Context: an optimization exercise on an open-source flow, tuned for small area and a short achievable clock period. The choices shown serve that exercise and are no tape-out recipe. Only simulation tests tie the RTL to the original design; equivalence was not proved.

### flow/design.v
`timescale 1ns/1ps
`default_nettype none
module convenc #(
  parameter [2:0] G0 = 3'b111,  
  parameter [2:0] G1 = 3'b101   
)(
  input  wire clk,
  input  wire rst_n,
  input  wire in_valid,
  input  wire bit_in,         
  output reg  out_valid,
  output reg  y0,             
  output reg  y1              
);
  reg d1, d0;
  wire [2:0] regvec = {bit_in, d1, d0};  
  wire y0_next = ^(regvec & G0);  
  wire y1_next = ^(regvec & G1);
  always @(posedge clk or negedge rst_n) begin
    if (!rst_n) begin  
      d1 <= 1'b0;
      d0 <= 1'b0;
      y0 <= 1'b0;
      y1 <= 1'b0;
      out_valid <= 1'b0;
    end else begin  
      out_valid <= in_valid;    
      if (in_valid) begin
        y0 <= y0_next;
        y1 <= y1_next;
        d0 <= d1;
        d1 <= bit_in;
      end
    end
  end
endmodule
`timescale 1ns/1ps
/*verilator lint_off DECLFILENAME*/
module viterbi_decoder_7_5
#(
    parameter TB_LEN = 32   
)
(
    input              clk,
    input              rst,           
    input              sym_valid,     
    input      [1:0]   rx_sym,        
    output reg         bit_valid,     
    output reg         bit_out        
);
    integer i;
    reg [15:0] pm_cur   [0:3];
    reg [TB_LEN-1:0] path_reg_cur [0:3];
    reg [15:0]       pm_calc   [0:3];
    reg [TB_LEN-1:0] path_calc [0:3];
    reg [31:0] sym_count;
    /*verilator lint_off BLKSEQ*/
    function [1:0] hamming2;
        input [1:0] a;
        input [1:0] b;
        reg   [1:0] x;
        begin
            x = a ^ b;
            hamming2 = x[0] + x[1];
        end
    endfunction
    function [1:0] enc_out_7_5;
        input [1:0] s;   
        input       u;
        reg   v1, v0, s1, s0;
        begin
            s1 = s[1];
            s0 = s[0];
            v1 = u ^ s0 ^ s1;
            v0 = u ^ s1;
            enc_out_7_5 = {v1, v0};
        end
    endfunction
    function [15:0] sat_add16;
        input [15:0] a;
        input [15:0] b;
        reg   [16:0] sum;
        begin
            sum = a + b;
            if (sum[16] == 1'b1) sat_add16 = 16'hFFFF;
            else                 sat_add16 = sum[15:0];
        end
    endfunction
    function [1:0] argmin4;
        input [15:0] m0, m1, m2, m3;
        reg   [15:0] best;
        reg   [1:0]  idx;
        begin
            best = m0; idx = 2'd0;
            if (m1 < best) begin best = m1; idx = 2'd1; end
            if (m2 < best) begin best = m2; idx = 2'd2; end
            if (m3 < best) begin best = m3; idx = 2'd3; end
            argmin4 = idx;
        end
    endfunction
    /*verilator lint_on BLKSEQ*/
    always @(posedge clk) begin
        if (rst) begin
            pm_cur[0] <= 16'd0;
            pm_cur[1] <= 16'h3FFF;
            pm_cur[2] <= 16'h3FFF;
            pm_cur[3] <= 16'h3FFF;
            for (i=0;i<4;i=i+1) begin
                path_reg_cur[i] <= {TB_LEN{1'b0}};
                pm_calc[i]      = 16'd0;
                path_calc[i]    = {TB_LEN{1'b0}};
            end
            sym_count <= 32'd0;
            bit_valid <= 1'b0;
            bit_out   <= 1'b0;
        end else begin
            for (i=0;i<4;i=i+1) begin
                pm_cur[i]        <= pm_cur[i];
                path_reg_cur[i]  <= path_reg_cur[i];
            end
            bit_valid <= (sym_count >= TB_LEN) ? 1'b1 : 1'b0;
            bit_out   <= bit_out;
            if (sym_valid) begin
                begin : NEXT_00
                    reg [1:0] q, p0, p1;
                    reg       u;
                    reg [1:0] e0, e1;
                    reg [1:0] d0, d1;
                    reg [15:0] m0, m1;
                    q  = 2'b00; u  = q[0];
                    p0 = {1'b0, q[1]}; p1 = {1'b1, q[1]};
                    e0 = enc_out_7_5(p0, u); e1 = enc_out_7_5(p1, u);
                    d0 = hamming2(rx_sym, e0); d1 = hamming2(rx_sym, e1);
                    m0 = sat_add16(pm_cur[p0], {14'd0, d0});
                    m1 = sat_add16(pm_cur[p1], {14'd0, d1});
                    if (m0 <= m1) begin
                        pm_calc[q]   = m0;
                        path_calc[q] = {path_reg_cur[p0][TB_LEN-2:0], u};
                    end else begin
                        pm_calc[q]   = m1;
                        path_calc[q] = {path_reg_cur[p1][TB_LEN-2:0], u};
                    end
                end
                begin : NEXT_01
                    reg [1:0] q, p0, p1;
                    reg       u;
                    reg [1:0] e0, e1;
                    reg [1:0] d0, d1;
                    reg [15:0] m0, m1;
                    q  = 2'b01; u  = q[0];
                    p0 = {1'b0, q[1]}; p1 = {1'b1, q[1]};
                    e0 = enc_out_7_5(p0, u); e1 = enc_out_7_5(p1, u);
                    d0 = hamming2(rx_sym, e0); d1 = hamming2(rx_sym, e1);
                    m0 = sat_add16(pm_cur[p0], {14'd0, d0});
                    m1 = sat_add16(pm_cur[p1], {14'd0, d1});
                    if (m0 <= m1) begin
                        pm_calc[q]   = m0;
                        path_calc[q] = {path_reg_cur[p0][TB_LEN-2:0], u};
                    end else begin
                        pm_calc[q]   = m1;
                        path_calc[q] = {path_reg_cur[p1][TB_LEN-2:0], u};
                    end
                end
                begin : NEXT_10
                    reg [1:0] q, p0, p1;
                    reg       u;
                    reg [1:0] e0, e1;
                    reg [1:0] d0, d1;
                    reg [15:0] m0, m1;
                    q  = 2'b10; u  = q[0];
                    p0 = {1'b0, q[1]}; p1 = {1'b1, q[1]};
                    e0 = enc_out_7_5(p0, u); e1 = enc_out_7_5(p1, u);
                    d0 = hamming2(rx_sym, e0); d1 = hamming2(rx_sym, e1);
                    m0 = sat_add16(pm_cur[p0], {14'd0, d0});
                    m1 = sat_add16(pm_cur[p1], {14'd0, d1});
                    if (m0 <= m1) begin
                        pm_calc[q]   = m0;
                        path_calc[q] = {path_reg_cur[p0][TB_LEN-2:0], u};
                    end else begin
                        pm_calc[q]   = m1;
                        path_calc[q] = {path_reg_cur[p1][TB_LEN-2:0], u};
                    end
                end
                begin : NEXT_11
                    reg [1:0] q, p0, p1;
                    reg       u;
                    reg [1:0] e0, e1;
                    reg [1:0] d0, d1;
                    reg [15:0] m0, m1;
                    q  = 2'b11; u  = q[0];
                    p0 = {1'b0, q[1]}; p1 = {1'b1, q[1]};
                    e0 = enc_out_7_5(p0, u); e1 = enc_out_7_5(p1, u);
                    d0 = hamming2(rx_sym, e0); d1 = hamming2(rx_sym, e1);
                    m0 = sat_add16(pm_cur[p0], {14'd0, d0});
                    m1 = sat_add16(pm_cur[p1], {14'd0, d1});
                    if (m0 <= m1) begin
                        pm_calc[q]   = m0;
                        path_calc[q] = {path_reg_cur[p0][TB_LEN-2:0], u};
                    end else begin
                        pm_calc[q]   = m1;
                        path_calc[q] = {path_reg_cur[p1][TB_LEN-2:0], u};
                    end
                end
                for (i=0;i<4;i=i+1) begin
                    pm_cur[i]       <= pm_calc[i];
                    path_reg_cur[i] <= path_calc[i];
                end
                sym_count <= sym_count + 32'd1;
                begin : OUTPUT_STAGE
                    reg [1:0] best_idx;
                    best_idx = argmin4(pm_calc[0], pm_calc[1], pm_calc[2], pm_calc[3]);
                    bit_valid <= (sym_count + 32'd1 >= TB_LEN) ? 1'b1 : 1'b0;
                    bit_out   <= path_calc[best_idx][TB_LEN-1];   
                end
            end
        end
    end
endmodule
`timescale 1ns/1ps
`default_nettype none
module ber_tester
#(
    parameter integer TB_LEN = 12
)(
    input  wire        clk,
    input  wire        rst,             
    input  wire        ref_valid,
    input  wire        ref_bit,
    input  wire        advance,
    input  wire        dec_valid,
    input  wire        dec_bit,
    input  wire [15:0] total_bits,
    output reg         done,
    output reg  [31:0] bits_compared,
    output reg  [31:0] bit_errors
);
    reg [TB_LEN-1:0] ref_pipe;
    wire             ref_in = ref_valid ? ref_bit : 1'b0;
    reg [15:0] pushes;
    always @(posedge clk) begin
        if (rst) begin
            ref_pipe      <= {TB_LEN{1'b0}};
            pushes        <= 16'd0;
            bits_compared <= 32'd0;
            bit_errors    <= 32'd0;
            done          <= 1'b0;
        end else begin
            if (advance) begin
                ref_pipe <= {ref_pipe[TB_LEN-2:0], ref_in};
                if (pushes != 16'hFFFF)
                    pushes <= pushes + 16'd1;
            end
            if (dec_valid && !done) begin
                if (ref_pipe[TB_LEN-1] ^ dec_bit)
                    bit_errors <= bit_errors + 32'd1;
                bits_compared <= bits_compared + 32'd1;
                if (bits_compared + 32'd1 == {16'd0, total_bits})
                    done <= 1'b1;
            end
        end
    end
endmodule
`default_nettype wire
`timescale 1ns/1ps
`default_nettype none
module top_cv #(
    parameter integer TB_LEN  = 32,    
    parameter integer PAY_LEN = 10     
)(
    input  wire clk,
    input  wire enc_rst_n,       
    input  wire enc_in_valid,
    input  wire enc_bit_in,
    output wire enc_out_valid,
    output wire enc_y0,          
    output wire enc_y1,          
    input  wire       dec_rst,         
    input  wire       dec_sym_valid,
    input  wire [1:0] dec_rx_sym,      
    output wire       dec_bit_valid,
    output wire       dec_bit_out,
    output wire        ber_done,
    output wire [31:0] ber_bits,
    output wire [31:0] ber_errs
);
    convenc u_enc (
        .clk       (clk),
        .rst_n     (enc_rst_n),
        .in_valid  (enc_in_valid),
        .bit_in    (enc_bit_in),
        .out_valid (enc_out_valid),
        .y0        (enc_y0),
        .y1        (enc_y1)
    );
    viterbi_decoder_7_5 #(
        .TB_LEN(TB_LEN)
    ) u_dec (
        .clk       (clk),
        .rst       (dec_rst),
        .sym_valid (dec_sym_valid),
        .rx_sym    (dec_rx_sym),
        .bit_valid (dec_bit_valid),
        .bit_out   (dec_bit_out)
    );
    reg  [31:0] enc_payload_cnt;
    wire        ref_valid = enc_in_valid && (enc_payload_cnt < PAY_LEN);
    wire        ref_bit   = enc_bit_in;
    always @(posedge clk or negedge enc_rst_n) begin
        if (!enc_rst_n) begin
            enc_payload_cnt <= 32'd0;
        end else if (enc_in_valid) begin
            if (enc_payload_cnt < PAY_LEN)
                enc_payload_cnt <= enc_payload_cnt + 32'd1;
        end
    end
    wire [15:0] PAY_LEN_16 = PAY_LEN[15:0];
    ber_tester #(
        .TB_LEN(TB_LEN)
    ) u_ber (
        .clk           (clk),
        .rst           (dec_rst),          
        .ref_valid     (ref_valid),
        .ref_bit       (ref_bit),
        .advance       (dec_sym_valid),    
        .dec_valid     (dec_bit_valid),
        .dec_bit       (dec_bit_out),
        .total_bits    (PAY_LEN_16),
        .done          (ber_done),
        .bits_compared (ber_bits),
        .bit_errors    (ber_errs)
    );
endmodule
`default_nettype wire
### flow/run.sh
#!/bin/bash
# synth_recipe.tcl (not shown) runs the flow's synth.tcl, then flattens the netlist and writes it again
# the make line also repeats each setting of config.mk as NAME=value (left out here)
make -C /OpenROAD-flow-scripts/flow DESIGN_CONFIG=/design/flow/config.mk WORK_HOME=/design/flow/orfs CLKGATE_MAP_FILE= SYNTH_SCRIPT=/design/flow/synth_recipe.tcl finish
### flow/config.mk
export PLATFORM = sky130hd
export DESIGN_NAME = top_cv
export DESIGN_NICKNAME = top_cv
export VERILOG_FILES = /design/flow/design.v
export SDC_FILE = /design/flow/constraint.sdc
export NUM_CORES = 4
export LEC_CHECK = 0
export CAP_MARGIN = 20
export CORE_MARGIN = 2
export CORE_UTILIZATION = 40
export SLEW_MARGIN = 20
### flow/constraint.sdc
create_clock -name core_clock -period 12.0 [get_ports {clk}]
set_input_delay 2.4000 -clock core_clock [delete_from_list [all_inputs] [get_ports {clk}]]
set_output_delay 2.4000 -clock core_clock [all_outputs]
set_load 0.01 [all_outputs]
==> impl_metrics.ini <==
[status]
status = finished clean

[layout]
reg_top3 = u_dec.path_reg_cur: 119 flops, u_dec.pm_cur: 64 flops
nFillCells = 5118
final_cell_mix = nor2_1, dfxtp_1, buf_4, nand2_1, mux2i_1
inverters = 58
multi_input_gates = 2034
regMostFlops = u_dec.path_reg_cur
final_common_cell = nor2_1
multiInputGateArea_um2 = 13800
drive_gt1_share_pct = 14.2
diodes = 0
design.seq.count = 351
nets = 2928
nClkBuffers = 53
multi_input_area_share_pct = 53.0
largest_reg_flops = 119
design_area_um2 = 26000
dominant_cells = multi-input gates
buffer_area_share_pct = 9.63
areaGrowthSynthToFinish_pct = 20.6

[critical_path]
path_depth = 52
rr_startpoint = u_dec.pm_cur[2][0]
crit_path_max_incr_delay_ps = 420
worstSetupStartpointType = input pin
path_buf_inv = 5
reg2reg_to = u_dec.bit_out
crit_type = input pin to register
cp-end-kind = register
endpoint = u_dec.bit_out
cp_top_family = compound AO/OA/AOI/OAI gates
r2r_cells = 50
cp.arrival_ps = 12000
cp_common_cell = ha_1
crit_start = dec_rx_sym[0]
required_ps = 12510
crit_fanout = 8
slowest_stage = a221oi_4
r2r_setup_slack_ps = 2390

[logic_synthesis]
ys_types = 82
synth-compound-area-share_pct = 15.5
synth.largest_area_cell = dfxtp_1
synth-seq-cells = 351
netlist_area_um2 = 21600
synthCells = 2645
synth_xor_area_share_pct = 7.07
syn_area_per_cell_um2 = 8.15
synth_edf_count = 0
synth_top_area_share_pct = 29.2
yosys.area_share.simple_pct = 22.4
synth_top_family_by_area = simple AND/OR/NAND/NOR gates
synth_async_sr_flop_share_pct = 10.5
syn-num-nets = 2786
synthTopCellsByCount = nor2_1, dfxtp_1, nand2_1
synthMuxAreaShare_pct = 8.98
synthAdderAreaFrac_pct = 7.86
synth-seq-area-share_pct = 33.4

[worst_hold_path]
hp-start = enc_payload_cnt[23]
whs_endpoint = enc_payload_cnt[23]
min_path_type = register to register
holdPathStages = 0

[cts]
tritoncts = built
clockBufferDepth = 3
ctsResizeCount = 23
cts_setup_buffers = 2
cts_sinks = 351
clk-insertion-delay-late_ps = 590
path_clk_slew_ps = 60
cts-root-buf = clkbuf_16
ctsHoldBuffers = 0
numCtsBuffers = 41

[detailed_routing]
routed_wl_mm = 56.2
dr_wl_met2_mm = 26.1
drc_errors = 0
via_per_inst = 5.39
ant_nets = 0
routedWlPerCell_um = 16.0
drt-pass1-iter-count = 5
via_count = 18900
wl_met3_mm = 1.98
met1_length_mm = 26.7

[placement]
port_buffers = 77
dp_slack_ps = -960
place_hpwl_mm = 40.2
place_congestion = 0.920
place_area_um2 = 24100

[sta]
rsz0062_at_grt = false
timing.hold.ws_ps = 371
finalSetupViolCount = 0
hold_viol = 0
tns_ps = 0
tightestPinTransition_ps = 1010
final_max_slew_viol_count = 0

[die]
die_width_um = 236
die_h_um = 236
num_tap_cells = 696
num_rows = 85
core_um2 = 53600
start_util_pct = 40.2

[job]
cap_violations = 0

[power_and_ir_drop]
p_int_mw = 2.76
p_switching_mw = 1.55
power_frac_seq_pct = 30.7
comb_power_share_pct = 39.6
power_mw = 4.31
pg_seq_mw = 1.32
swShare_pct = 36.0
clock_power_share_pct = 29.7
power_density_nw_per_um2 = 166
comb-power_mw = 1.71
p_leak_nw = 11.0

[global_routing]
grtUsageMet3_pct = 2.50
antenna_found_initial = 0
grtUsageMet2_pct = 32.4
grt_util_met1_pct = 26.4
grt_pass1_vias = 17900
gr-usage-all-layers_pct = 19.5
grt_max_degree = 146
overflow = 0
ff_map.png
The bar under the picture is 50 um long. Other sequential cells in the stronger gray, the rest of the logic in the fainter gray.
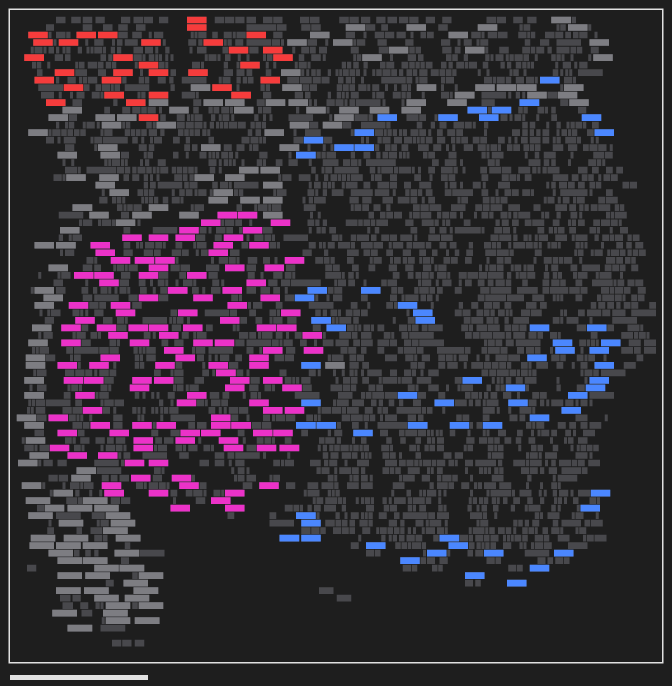
| color | name in the netlist | sequential cells |
|---|---|---|
| red | `u_ber.bit_errors` | 32 |
| magenta | `u_dec.path_reg_cur` | 119 |
| blue | `u_dec.pm_cur` | 64 |
not colored: 136
Seq area share: 27.7%
Reg area: 7210 um2

critical_path.png
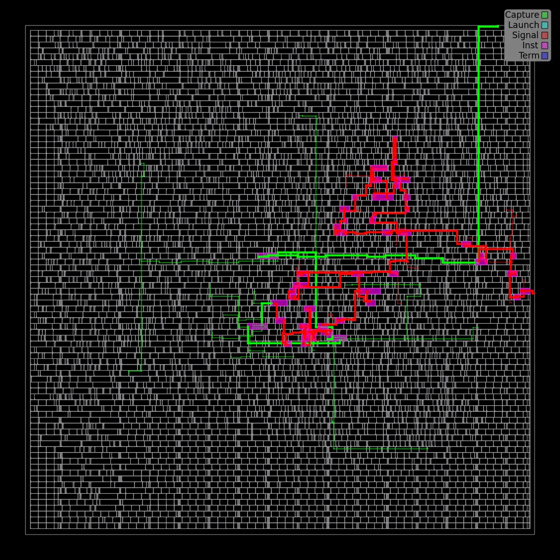
final core occ: 48.5%
Final WS setup: 506 ps
Final min period: 11490 ps

==> afterwards: timing with drivers on the ports <==
The results above use ideal ports. As a check the final layout listed here was re-extracted and re-timed, cells and wires unchanged. Step 1 (the two cells are an assumption about what drives the block):
set clk [get_ports {clk}]
set_driving_cell -lib_cell sky130_fd_sc_hd__clkbuf_16 $clk
set_driving_cell -lib_cell sky130_fd_sc_hd__buf_2 [delete_from_list [all_inputs] $clk]
Step 2 also shifts input and output timing later by t, the mid clock arrival at the registers, as if the neighbouring blocks saw the same clock. a / b / c = no drivers / after step 1 / after step 2; a / b = the first two.
shift t [ns]: 0.633
setup slack, ns: 0.506 / 0.552 / -0.081
worst hold slack (ns): 0.371 / 0.371 / 0.371
With both steps, setup timing fails in this run, where it was met with ideal ports. For this run, drivers alone change the setup slack by +0.046 ns; drivers and shift together by -0.587 ns.
